From an optimization exercise on the open Yosys and OpenROAD flow, aimed at small area, a short achievable clock period and few clock cycles per item; shortcuts taken in it are not production practice. The RTL was checked by simulation tests, not by an equivalence proof against the original design. Some runs may be left out. An edit can pass the tests and still lose a function that they never use.

Run 1, wiring by layer:
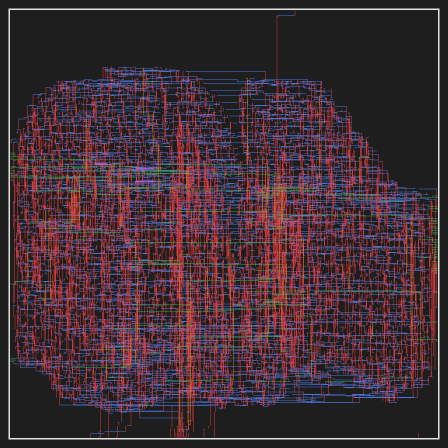
Run 1, final layout:
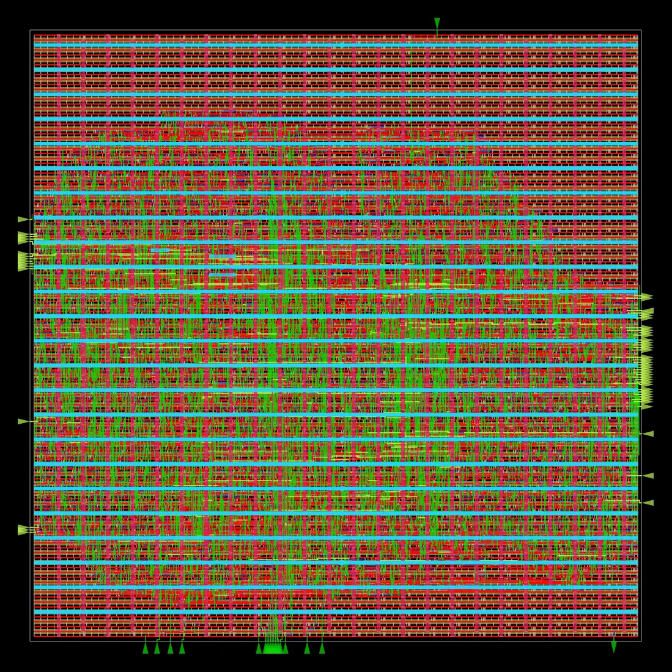
Run 1, cell area per tile:
34 x 34 tiles, from black (low) to pale yellow (high), 0 to 100% covered.
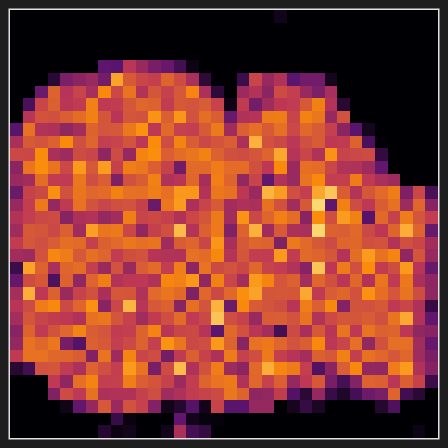
### flow/run.sh
#!/bin/bash
# synth_recipe.tcl (not shown) runs the flow's synth.tcl, then flattens the netlist and writes it again
# the make line also repeats each setting of config.mk as NAME=value (left out here)
make -C /OpenROAD-flow-scripts/flow DESIGN_CONFIG=/design/flow/config.mk WORK_HOME=/design/flow/orfs CLKGATE_MAP_FILE= SYNTH_SCRIPT=/design/flow/synth_recipe.tcl finish
### flow/config.mk
export PLATFORM = sky130hd
export DESIGN_NAME = fir_top
export DESIGN_NICKNAME = fir_top
export VERILOG_FILES = /design/flow/design.v
export SDC_FILE = /design/flow/constraint.sdc
export NUM_CORES = 4
export LEC_CHECK = 0
export CAP_MARGIN = 20
export CORE_MARGIN = 2
export CORE_UTILIZATION = 40
export SLEW_MARGIN = 20
### flow/constraint.sdc
create_clock -name core_clock -period 33.0 [get_ports {clk}]
set_input_delay 6.6000 -clock core_clock [delete_from_list [all_inputs] [get_ports {clk}]]
set_output_delay 6.6000 -clock core_clock [all_outputs]
set_load 0.01 [all_outputs]
### flow/design.v
`timescale 1ns / 1ps
module CLA #(parameter bits = 64) (  
input [bits-1:0] A, B,  
input Cin,   
output [bits-1:0] Sum,  
output Cout  
);
wire [bits-1:0]P_in, G_in;  
wire [bits-1:0]carries;  
assign Cout = carries[bits-1];  
PFA PFA0(
.A(A[0]),
.B(B[0]),
.Cin(Cin),
.P(P_in[0]),
.G(G_in[0]),
.S(Sum[0])
);
genvar i;
generate  
    for(i=1; i<bits; i=i+1) begin : PFAS
        PFA PFA_I(
            .A(A[i]),
            .B(B[i]),
            .Cin(carries[i-1]),
            .P(P_in[i]),
            .G(G_in[i]),
            .S(Sum[i])        
        );    
    end
endgenerate
CLL #(.bits(bits)) CLL_INST(
.Cin(Cin),
.P(P_in),
.G(G_in),
.Cout(carries)
);
endmodule
module CLL #(parameter bits = 8) (
    input Cin,
    input [bits-1: 0] P, G, 
    output [bits-1: 0] Cout
);
CARRY_GEN INST0(
        .G(G[0]),
        .P(P[0]),
        .Cin(Cin),
        .Cout(Cout[0])        
);
genvar i;
generate  
    for(i=1; i < bits; i=i+1) begin : CARRIES
        CARRY_GEN INST_I(
        .G(G[i]),
        .P(P[i]),
        .Cin(Cout[i-1]),
        .Cout(Cout[i])        
        );
    end
endgenerate
endmodule
module ADD_HALF(
    output cout,
    output sum,
    input a,
    input b
);
    xor(sum, a, b);
    and(cout, a, b);
endmodule
module PFA(
    input A, B, Cin,
    output P, G, S
);
    assign P = A ^ B;    
    assign G = A & B;    
    assign S = Cin ^ P;  
endmodule
module FULL_ADDER(
    input a,b,cin,
    output cout,sum
);
wire half1_cout, half1_sum, half2_cout;
ADD_HALF HALF1(
.cout(half1_cout),
.sum(half1_sum),
.a(a),
.b(b)
);
ADD_HALF HALF2(
.cout(half2_cout),
.sum(sum),
.a(cin),
.b(half1_sum)
);
or(cout, half2_cout, half1_cout);
endmodule
module CARRY_GEN(
    input G, P, Cin,
    output Cout    
);
assign Cout = G | P&Cin;  
endmodule
module ARRAY_MULTIPLIER #(parameter bits = 32) (
    input [bits-1:0] a, b,
    output [bits*2-1:0] p
);
wire [bits-1:0]     carries [bits-1:1];
wire [bits*2-1:0]   sums [bits-1:1];
assign p[0] = a[0] & b[0];  
genvar i,j;
generate
    for(i=1; i < bits; i=i+1) begin : GEN_PARTIALS
        for(j=0; j < bits; j=j+1) begin: GEN_ADDERS   
            if(i==1) begin 
                if(j==0) begin
                    ADD_HALF INSTF_HA_FIRST (
                        .a(a[i]&b[j]),
                        .b(a[i-1]&b[i]),
                        .sum(p[i]),
                        .cout(carries[i][j])
                    );            
                end 
                else if(j==(bits-1)) begin
                    ADD_HALF INSTF_HA_LAST (
                        .a(a[i]&b[j]),
                        .b(carries[i][j-1]),
                        .sum(sums[i][j]),
                        .cout(carries[i][j])  
                    );
                end  
                else begin
                    FULL_ADDER INSTF_FA (
                        .a(a[i]&b[j]),
                        .b(a[i-1]&b[j+1]),
                        .cin(carries[i][j-1]),
                        .sum(sums[i][j]),
                        .cout(carries[i][j])       
                    );
                end
            end  
            else if(i==(bits-1)) begin
                if(j==0) begin 
                    ADD_HALF INSTL_HA_FIRST (
                        .a(sums[i-1][j+1]),
                        .b(a[i]&b[j]),
                        .sum(p[i+j]),
                        .cout(carries[i][j]) 
                    );                
                end
                else if(j==(bits-1)) begin
                    FULL_ADDER INSTL_FA_LAST (
                        .a(carries[i-1][j]),
                        .b(a[i]&b[j]),
                        .cin(carries[i][j-1]),
                        .sum(p[i+j]),
                        .cout(p[i+j+1])
                    );
                end
                else begin
                    FULL_ADDER INSTL_FA (
                        .a(sums[i-1][j+1]),
                        .b(a[i]&b[j]),
                        .cin(carries[i][j-1]),                  
                        .sum(p[i+j]),
                        .cout(carries[i][j])
                    );                
                end
            end  
            else begin
                if(j==0) begin
                    ADD_HALF INSTB_HA_FIRST (
                        .a(sums[i-1][j+1]),
                        .b(a[i]&b[j]),
                        .sum(p[i]),
                        .cout(carries[i][j])
                    );
                end
                else if(j==(bits-1)) begin
                    FULL_ADDER INSTB_FA_LAST (
                        .a(carries[i-1][j]),
                        .b(a[i]&b[j]),
                        .cin(carries[i][j-1]),
                        .sum(sums[i][j]),                    
                        .cout(carries[i][j])
                    );
                end
                else begin
                    FULL_ADDER INSTB_FA (
                        .a(sums[i-1][j+1]),
                        .b(a[i]&b[j]),
                        .cin(carries[i][j-1]),
                        .sum(sums[i][j]),
                        .cout(carries[i][j])                        
                    );          
                end
            end  
        end  
    end  
endgenerate
endmodule
`timescale 1ns / 1ps
module fir_top (
    input         clk,
    input         rst,
    input         coef_we,
    input  [2:0]  coef_addr,
    input  [15:0] coef_data,
    input         x_valid,
    output        x_ready,
    input  [15:0] x_in,
    output        y_valid,
    output [31:0] y
);
localparam BITS  = 16;
localparam ORDER = 4;
wire take = x_valid & ~rst;
assign x_ready = 1'b1;
reg y_valid_r;
always @(posedge clk) begin
    if (rst) y_valid_r <= 1'b0;
    else     y_valid_r <= x_valid;
end
assign y_valid = y_valid_r;
wire [BITS*2-1:0] tap_data [ORDER:0];
assign y = tap_data[0];
genvar i;
generate
for (i = ORDER; i >= 0; i = i - 1) begin : TAPS
    wire load = coef_we & ~rst & (coef_addr == i);
    if (i == ORDER) begin : M
        TAP_M #(BITS) TAP_M_INST (
            .coef(coef_data),
            .load(load),
            .x(x_in),
            .clr(rst),
            .enable(take),
            .clk(clk),
            .out(tap_data[i])
        );
    end else begin : X
        TAP_X #(BITS) TAP_X_INST (
            .coef(coef_data),
            .load(load),
            .x(x_in),
            .prev_stage(tap_data[i+1]),
            .clr(rst),
            .enable(take),
            .clk(clk),
            .out(tap_data[i])
        );
    end
end
endgenerate
endmodule
module TAP_M #(parameter BITS = 16) (
input [BITS-1:0] coef,
input load,
input [BITS-1:0] x,
input clr,
input enable,
input clk,
output reg [BITS*2-1:0] out
);
reg [BITS-1:0] tap_reg;
always @(posedge clk) begin
    if (clr)       tap_reg <= {BITS{1'b0}};
    else if (load) tap_reg <= coef;
end
wire [BITS*2-1:0] mult_out;
ARRAY_MULTIPLIER #(BITS) MULT (
.a(tap_reg),
.b(x),
.p(mult_out)
);
always @(posedge clk) begin
    if (clr)         out <= {(BITS*2){1'b0}};
    else if (enable) out <= mult_out;
end
endmodule
module TAP_X #(parameter BITS = 16) (
input [BITS-1:0] coef,
input load,
input [BITS-1:0] x,
input [BITS*2-1:0] prev_stage,
input clr,
input enable,
input clk,
output reg [BITS*2-1:0] out
);
reg [BITS-1:0] tap_reg;
always @(posedge clk) begin
    if (clr)       tap_reg <= {BITS{1'b0}};
    else if (load) tap_reg <= coef;
end
wire [BITS*2-1:0] mult_out;
ARRAY_MULTIPLIER #(BITS) MULT (
.a(tap_reg),
.b(x),
.p(mult_out)
);
wire [BITS*2-1:0] cla_out;
CLA #(BITS*2) ADDER(
.A(mult_out),
.B(prev_stage),
.Cin(1'b0),
.Sum(cla_out),
.Cout()
);
always @(posedge clk) begin
    if (clr)         out <= {(BITS*2){1'b0}};
    else if (enable) out <= cla_out;
end
endmodule
==> flow_summary.ini, run 1 <==
[yosys]
synth_flop_cell = dfxtp_1
synth_top_area_frac = 0.5582
synth_commonest_cells = 1240 x fa_1, 1133 x and2_1, 407 x inv_1, 254 x clkbuf_1, 241 x dfxtp_1
synth_top_cell_by_area = fa_1
synth_most_common_cell = fa_1
syn_area_um2 = 44470
avgSynthCellArea_um2 = 10.79
synth_top_family_by_area = adder cells
ys_warn_count = 4
yosysUniqueCellTypes = 35
synth_area_leaders = fa_1 56%, and2_1 16%, dfxtp_1 11%
synth-xor-area-share = 0.001576
postSynthCellCount = 4122
yosys.area_share.simple = 0.1989
synthAdderAreaFrac = 0.5818
syn_nets = 5485
synth_edf_count = 0
ys_seq_area_frac = 0.1085
async_reset_ff_frac = 0
synth_mux_area_frac = 0.01058

[status]
status = complete, no violations

[cells_and_area]
drive_above_1_share = 0.03564
nFillCells = 10795
synthToLayoutAreaGrowth_pct = 6.167
final_cell_mix = 1240 x fa_1, 1133 x and2_1, 406 x inv_1, 241 x dfxtp_1, 162 x nand2_1
multi_input_area_share = 0.7817
largest_reg_flops = 128
clkbuf_count = 48
sh_seq_area = 0.1022
layout.cells.non_filler = 5475
largestClassByArea = multi-input gates
bufAreaShareNonClock = 0.01942
design.seq.count = 241
multi_input_cells = 3169
nNonClkBuffers = 108
multi_input_area_um2 = 36910
layout_commonest_cell = fa_1
seq_area_um2 = 4825
clk_share = 0.02470
nNetsFinal = 5324
num_antenna_cells = 3

[sta]
finClkSkew_ns = 0.01985
hold_violations = 0
slew_headroom = 0.2940
fin_ws_ns = 3.804
setup-violations-final = 0
worstMarginPinSlew_ns = 1.059
drv_slew = 0
setup_tns_ns = 0
whs_ns = 0.4789
clock.fmax_ghz = 0.03425
rsz0062_at_grt = false
finalCritPeriodShare = 0.8847
min_period_ns = 29.20

[drt]
drc = 0
route.top_layer_used = met5
viasPerCell = 4.943
drt-pass1-iter-count = 5
wl_met1_um = 39190
wl_met2_um = 50630
first_iter_violations = 999
avgRoutedWirePerCell_um = 17.40
met3WireLength_um = 3315
antenna_left = 0

[critical_path]
reg2regPathDepth = 55
critPathCapture = TAPS[2].X.TAP_X_INST.out[31]$_SDFFE_PP0P_
path_buf_inv = 8
cp_data_arrival_time_ns = 29.58
critPathKind = in -> reg
startpoint_type = input pin
end_kind = flop
r2r-start = TAPS[3].X.TAP_X_INST.tap_reg[0]$_SDFFE_PP0P_
worst-r2r-setup-slack_ns = 10.28
crit_top_cell = fa_1
slowest_stage = fa_1
cp-startpoint = x_in[1]
max_stage_delay_ns = 0.61
critPathMaxFanout = 49
cp_top_family = adder cells
cp_num_cells = 57
cp.required_ns = 33.38

[min_path]
holdPathStages = 2
hold_path_class = reg -> reg
hold_end = TAPS[4].M.TAP_M_INST.out[0]$_SDFFE_PP0P_
min_from = TAPS[4].M.TAP_M_INST.out[0]$_SDFFE_PP0P_

[clock_tree]
cts_buffer_depth = 3
cts_root_buf = clkbuf_16
cts_hold_buf = 0
cts_max_level = 2
cts_tree = yes
cts_resized = 0
cts_setup_buffers = 0
cts_inserted_buffers = 34
cts.sinks = 241
clkLatencyLatePin_ns = 0.56
path_clk_slew_ns = 0.06

[grt]
grt_pass1_vias = 31409
grtUsageMet1 = 0.2252
grt_max_degree = 167
met2_usage = 0.3420
use_met3 = 0.02174
grt.overflow.total = 0
grt_pass1_wl_um = 164200
gr-max-usage-layer = met2

[placement]
placed_cells = 5413
dp_hpwl_um = 74460
placed_area_um2 = 46040
io_buffer_count = 71

[floorplan]
taps = 1488
die_y_um = 337.4
die_w_um = 337.4
rows = 122
die_area_um2 = 113900

[job]
cap_violations = 0
Testbench counts for the RTL of run 1, summed over its fixed seeds: cycles 8,224, items 8,192.
## Picture notes: 'wiring by layer'
metal 2: in red, wire length 50.6 mm. metal 5: in purple, wire length 34.0 µm. metal 1: in blue, wire length 39.2 mm. metal 4: in orange, wire length 2100 µm. metal 3: in green, wire length 3320 µm.
via count: 27064
global-route usage over all layers: 0.1828
Total Routed Length: 95270 µm

## Picture notes: 'final layout'
post-layout util: 0.4272
Ports: 73
Final Cell Area: 47210 µm²

## Picture notes: 'cell area per tile'
The fullest tile reaches 92%. The emptiest ninth of the die: upper right. The mean over all tiles is 40%.
core area: 110500 µm²
Initial Utilization: 0.4024

Run 1, signal wires on met3:
Cells faint in the background.
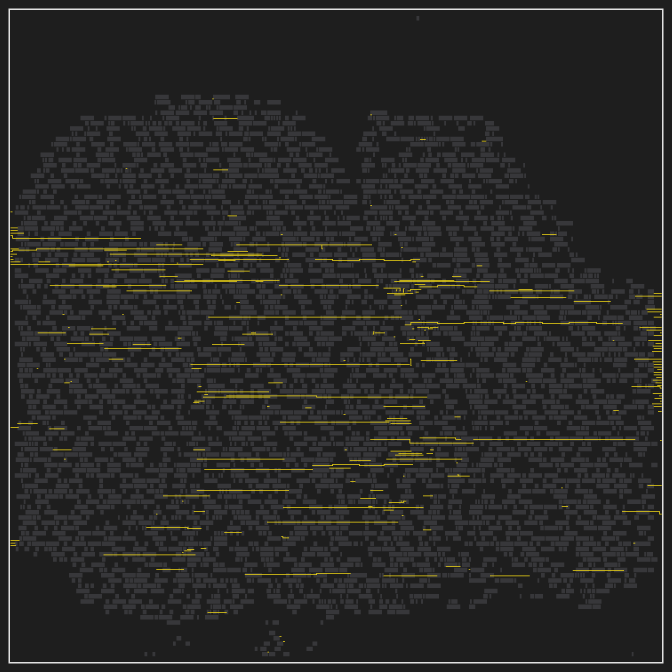

--- run 2: outline of the changes from run 1 ---
flow/design.v: 314 -> 3806 lines; modules unchanged: 0
  fir_sop: new, 3747 lines
  FA: new, 4 lines
  fir_top: edited, 53 -> 54 lines
  removed: CLA, CLL, ADD_HALF, PFA, FULL_ADDER, CARRY_GEN, ARRAY_MULTIPLIER, TAP_M, TAP_X
==> module FA as of run 2 <==
module FA (input a, b, ci, output s, co);
assign s = a ^ b ^ ci;
assign co = (a & b) | (a & ci) | (b & ci);
endmodule
==> module fir_top as of run 2 <==
module fir_top (
    input         clk,
    input         rst,
    input         coef_we,
    input  [2:0]  coef_addr,
    input  [15:0] coef_data,
    input         x_valid,
    output        x_ready,
    input  [15:0] x_in,
    output        y_valid,
    output [31:0] y
);
wire take = x_valid & ~rst;
assign x_ready = 1'b1;
reg [15:0] h0, h1, h2, h3, h4;
reg [15:0] x0, x1, x2, x3, x4;
reg        v1, v2;
reg [31:0] y_r;
always @(posedge clk) begin
    if (rst) begin
        h0 <= 16'd0; h1 <= 16'd0; h2 <= 16'd0; h3 <= 16'd0; h4 <= 16'd0;
    end else if (coef_we) begin
        case (coef_addr)
            3'd0: h0 <= coef_data;
            3'd1: h1 <= coef_data;
            3'd2: h2 <= coef_data;
            3'd3: h3 <= coef_data;
            3'd4: h4 <= coef_data;
            default: ;
        endcase
    end
end
always @(posedge clk) begin
    if (rst) begin
        x0 <= 16'd0; x1 <= 16'd0; x2 <= 16'd0; x3 <= 16'd0; x4 <= 16'd0;
    end else if (x_valid) begin
        x0 <= x_in; x1 <= x0; x2 <= x1; x3 <= x2; x4 <= x3;
    end
end
always @(posedge clk) begin
    if (rst) begin
        v1 <= 1'b0;
        v2 <= 1'b0;
    end else begin
        v1 <= x_valid;
        v2 <= v1;
    end
end
wire [31:0] acc;
fir_sop SOP (.h0(h0), .h1(h1), .h2(h2), .h3(h3), .h4(h4), .x0(x0), .x1(x1), .x2(x2), .x3(x3), .x4(x4), .acc(acc));
always @(posedge clk) y_r <= acc;
assign y_valid = v2;
assign y = y_r;
endmodule
--- a/flow/config.mk
+++ b/flow/config.mk
@@ -10,2 +10,4 @@
 export CORE_UTILIZATION = 40
 export SLEW_MARGIN = 20
+export SYNTH_HIERARCHICAL = 1
+export SYNTH_MINIMUM_KEEP_SIZE = 0
Run 2, signal wires on met3:
Cells faint in the background.
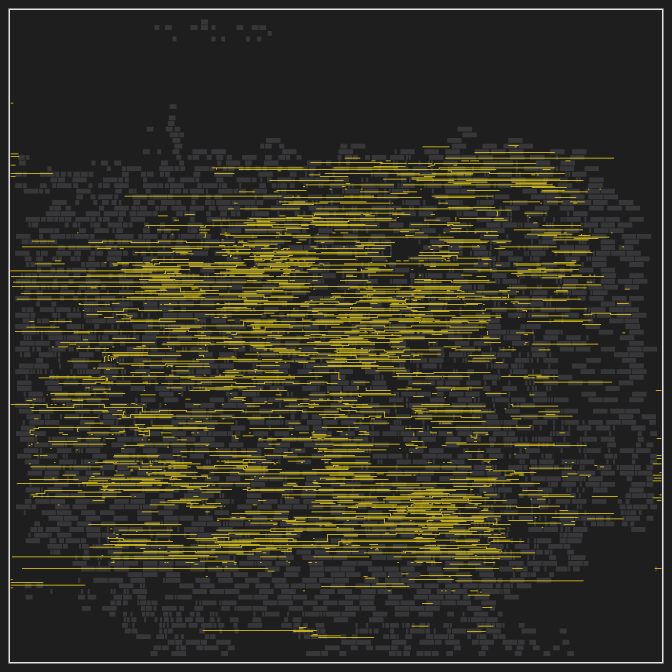
The wires run mostly horizontal. The layer carries 19400 µm of wire. 558 nets have wire on it.

Run 2, cell area per tile:
31 x 31 tiles, from black (low) to pale yellow (high), 0 to 100% covered.
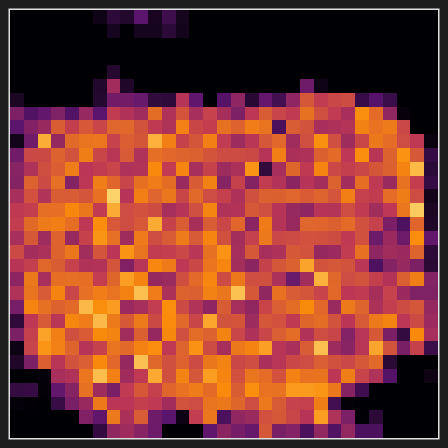
The mean over all tiles is 40%. 4.6% of the tiles are over 75% full. 24% of the tiles are nearly empty.

==> flow_summary.ini, run 2 <==
[critical_path]
r2r-start = x3[0]$_SDFFE_PP0P_
cp_num_cells = 26
reg2regPathDepth = 26
cp-startpoint = x3[0]$_SDFFE_PP0P_
max_stage_delay_ns = 0.93
startpoint_type = flop
cp.required_ns = 33.41
critPathMaxFanout = 18
crit_top_cell = fa_1
worst-r2r-setup-slack_ns = 22.12
path_buf_inv = 1

[cells_and_area]
layout.cells.non_filler = 4748
utilization = 0.4323
largestClassByArea = multi-input gates
nNonClkBuffers = 217
clkbuf_count = 17
layout_commonest_cell = nand2_1
final_area_um2 = 41190
drive_above_1_share = 0.05573
design.seq.count = 194
clk_share = 0.01576
seq_area_um2 = 3884
multi_input_area_share = 0.8044

[sta]
hold_violations = 0
min_period_ns = 10.88
slew_headroom = 0.3239
setup_tns_ns = 0
worstMarginPinSlew_ns = 1.014
finalCritPeriodShare = 0.3298
fin_ws_ns = 22.12
setup-violations-final = 0
whs_ns = 0.4490
clock.fmax_ghz = 0.09189

[placement]
dp_hpwl_um = 121300

[drt]
drt-pass1-iter-count = 8
met3WireLength_um = 19450
wl_met2_um = 70500
route.top_layer_used = met4
first_iter_violations = 3464
viasPerCell = 5.987

[yosys]
postSynthCellCount = 3595
avgSynthCellArea_um2 = 10.73
ys_warn_count = 7
synth_top_family_by_area = adder cells
synth_area_leaders = fa_1 64%, nand2_1 13%, dfxtp_1 10%
synth-xor-area-share = 0.005904
syn_area_um2 = 38570
synth_top_cell_by_area = fa_1
yosysUniqueCellTypes = 57
synth_edf_count = 0
async_reset_ff_frac = 0
syn_nets = 4879
yosys.area_share.simple = 0.1585

[grt]
grt_max_degree = 95
use_met3 = 0.1061
gr-max-usage-layer = met2

[clock_tree]
cts_tree = yes
cts_setup_buffers = 0
cts_resized = 0
cts_buffer_depth = 2
cts_hold_buf = 0
path_clk_slew_ns = 0.09

[floorplan]
rows = 113
ios = 73
start_util = 0.4048
die_y_um = 314.5

[status]
status = complete, no violations

[min_path]
hold_end = v2$_SDFF_PP0_
Testbench counts for the RTL of run 2, summed over its fixed seeds: cycles 8,256, items 8,192.
Run 2, wiring by layer:
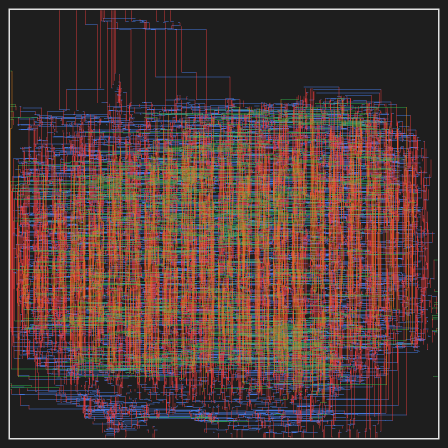
metal 4: in orange, wire length 19500 µm. metal 3: in green, wire length 19400 µm. metal 1: in blue, wire length 50.3 mm. metal 2: in red, wire length 70.5 mm.
wire per inst: 33.65 µm
global-route usage over all layers: 0.3367
via count: 28428

-- port drivers added, routing unchanged --
In the flow no input, the clock included, has a driving cell. The finished layouts below were timed again as built, in two steps.
Step 1: set_driving_cell puts a clkbuf_16 on clk and a buf_2 on each other input, an assumption about the parent block.
Step 2 moves the port delays by t, midway between the first and last clock arrival at a register: inputs arrive t later, outputs are due t later. That takes back most of the time a late clock gives input paths.
Slacks: ideal / step 1 / step 2; pairs: ideal / step 1.
run | t, ns | slack for setup (ns) | worst hold slack (ns) | worst register clock-pin slew, ns | pins driven straight from the clock port
run 1 | 0.615 | 3.804 / 3.839 / 3.224 | 0.479 / 0.479 / 0.479 | 0.06 / 0.06 | 1
run 2 | 0.603 | 22.117 / 22.117 / 22.117 | 0.449 / 0.449 / 0.449 | 0.10 / 0.10 | 1
After both steps every run listed still meets setup and hold. The setup slack of run 1, which loses most, moves by +0.035 ns with the drivers and by -0.580 ns with both steps.
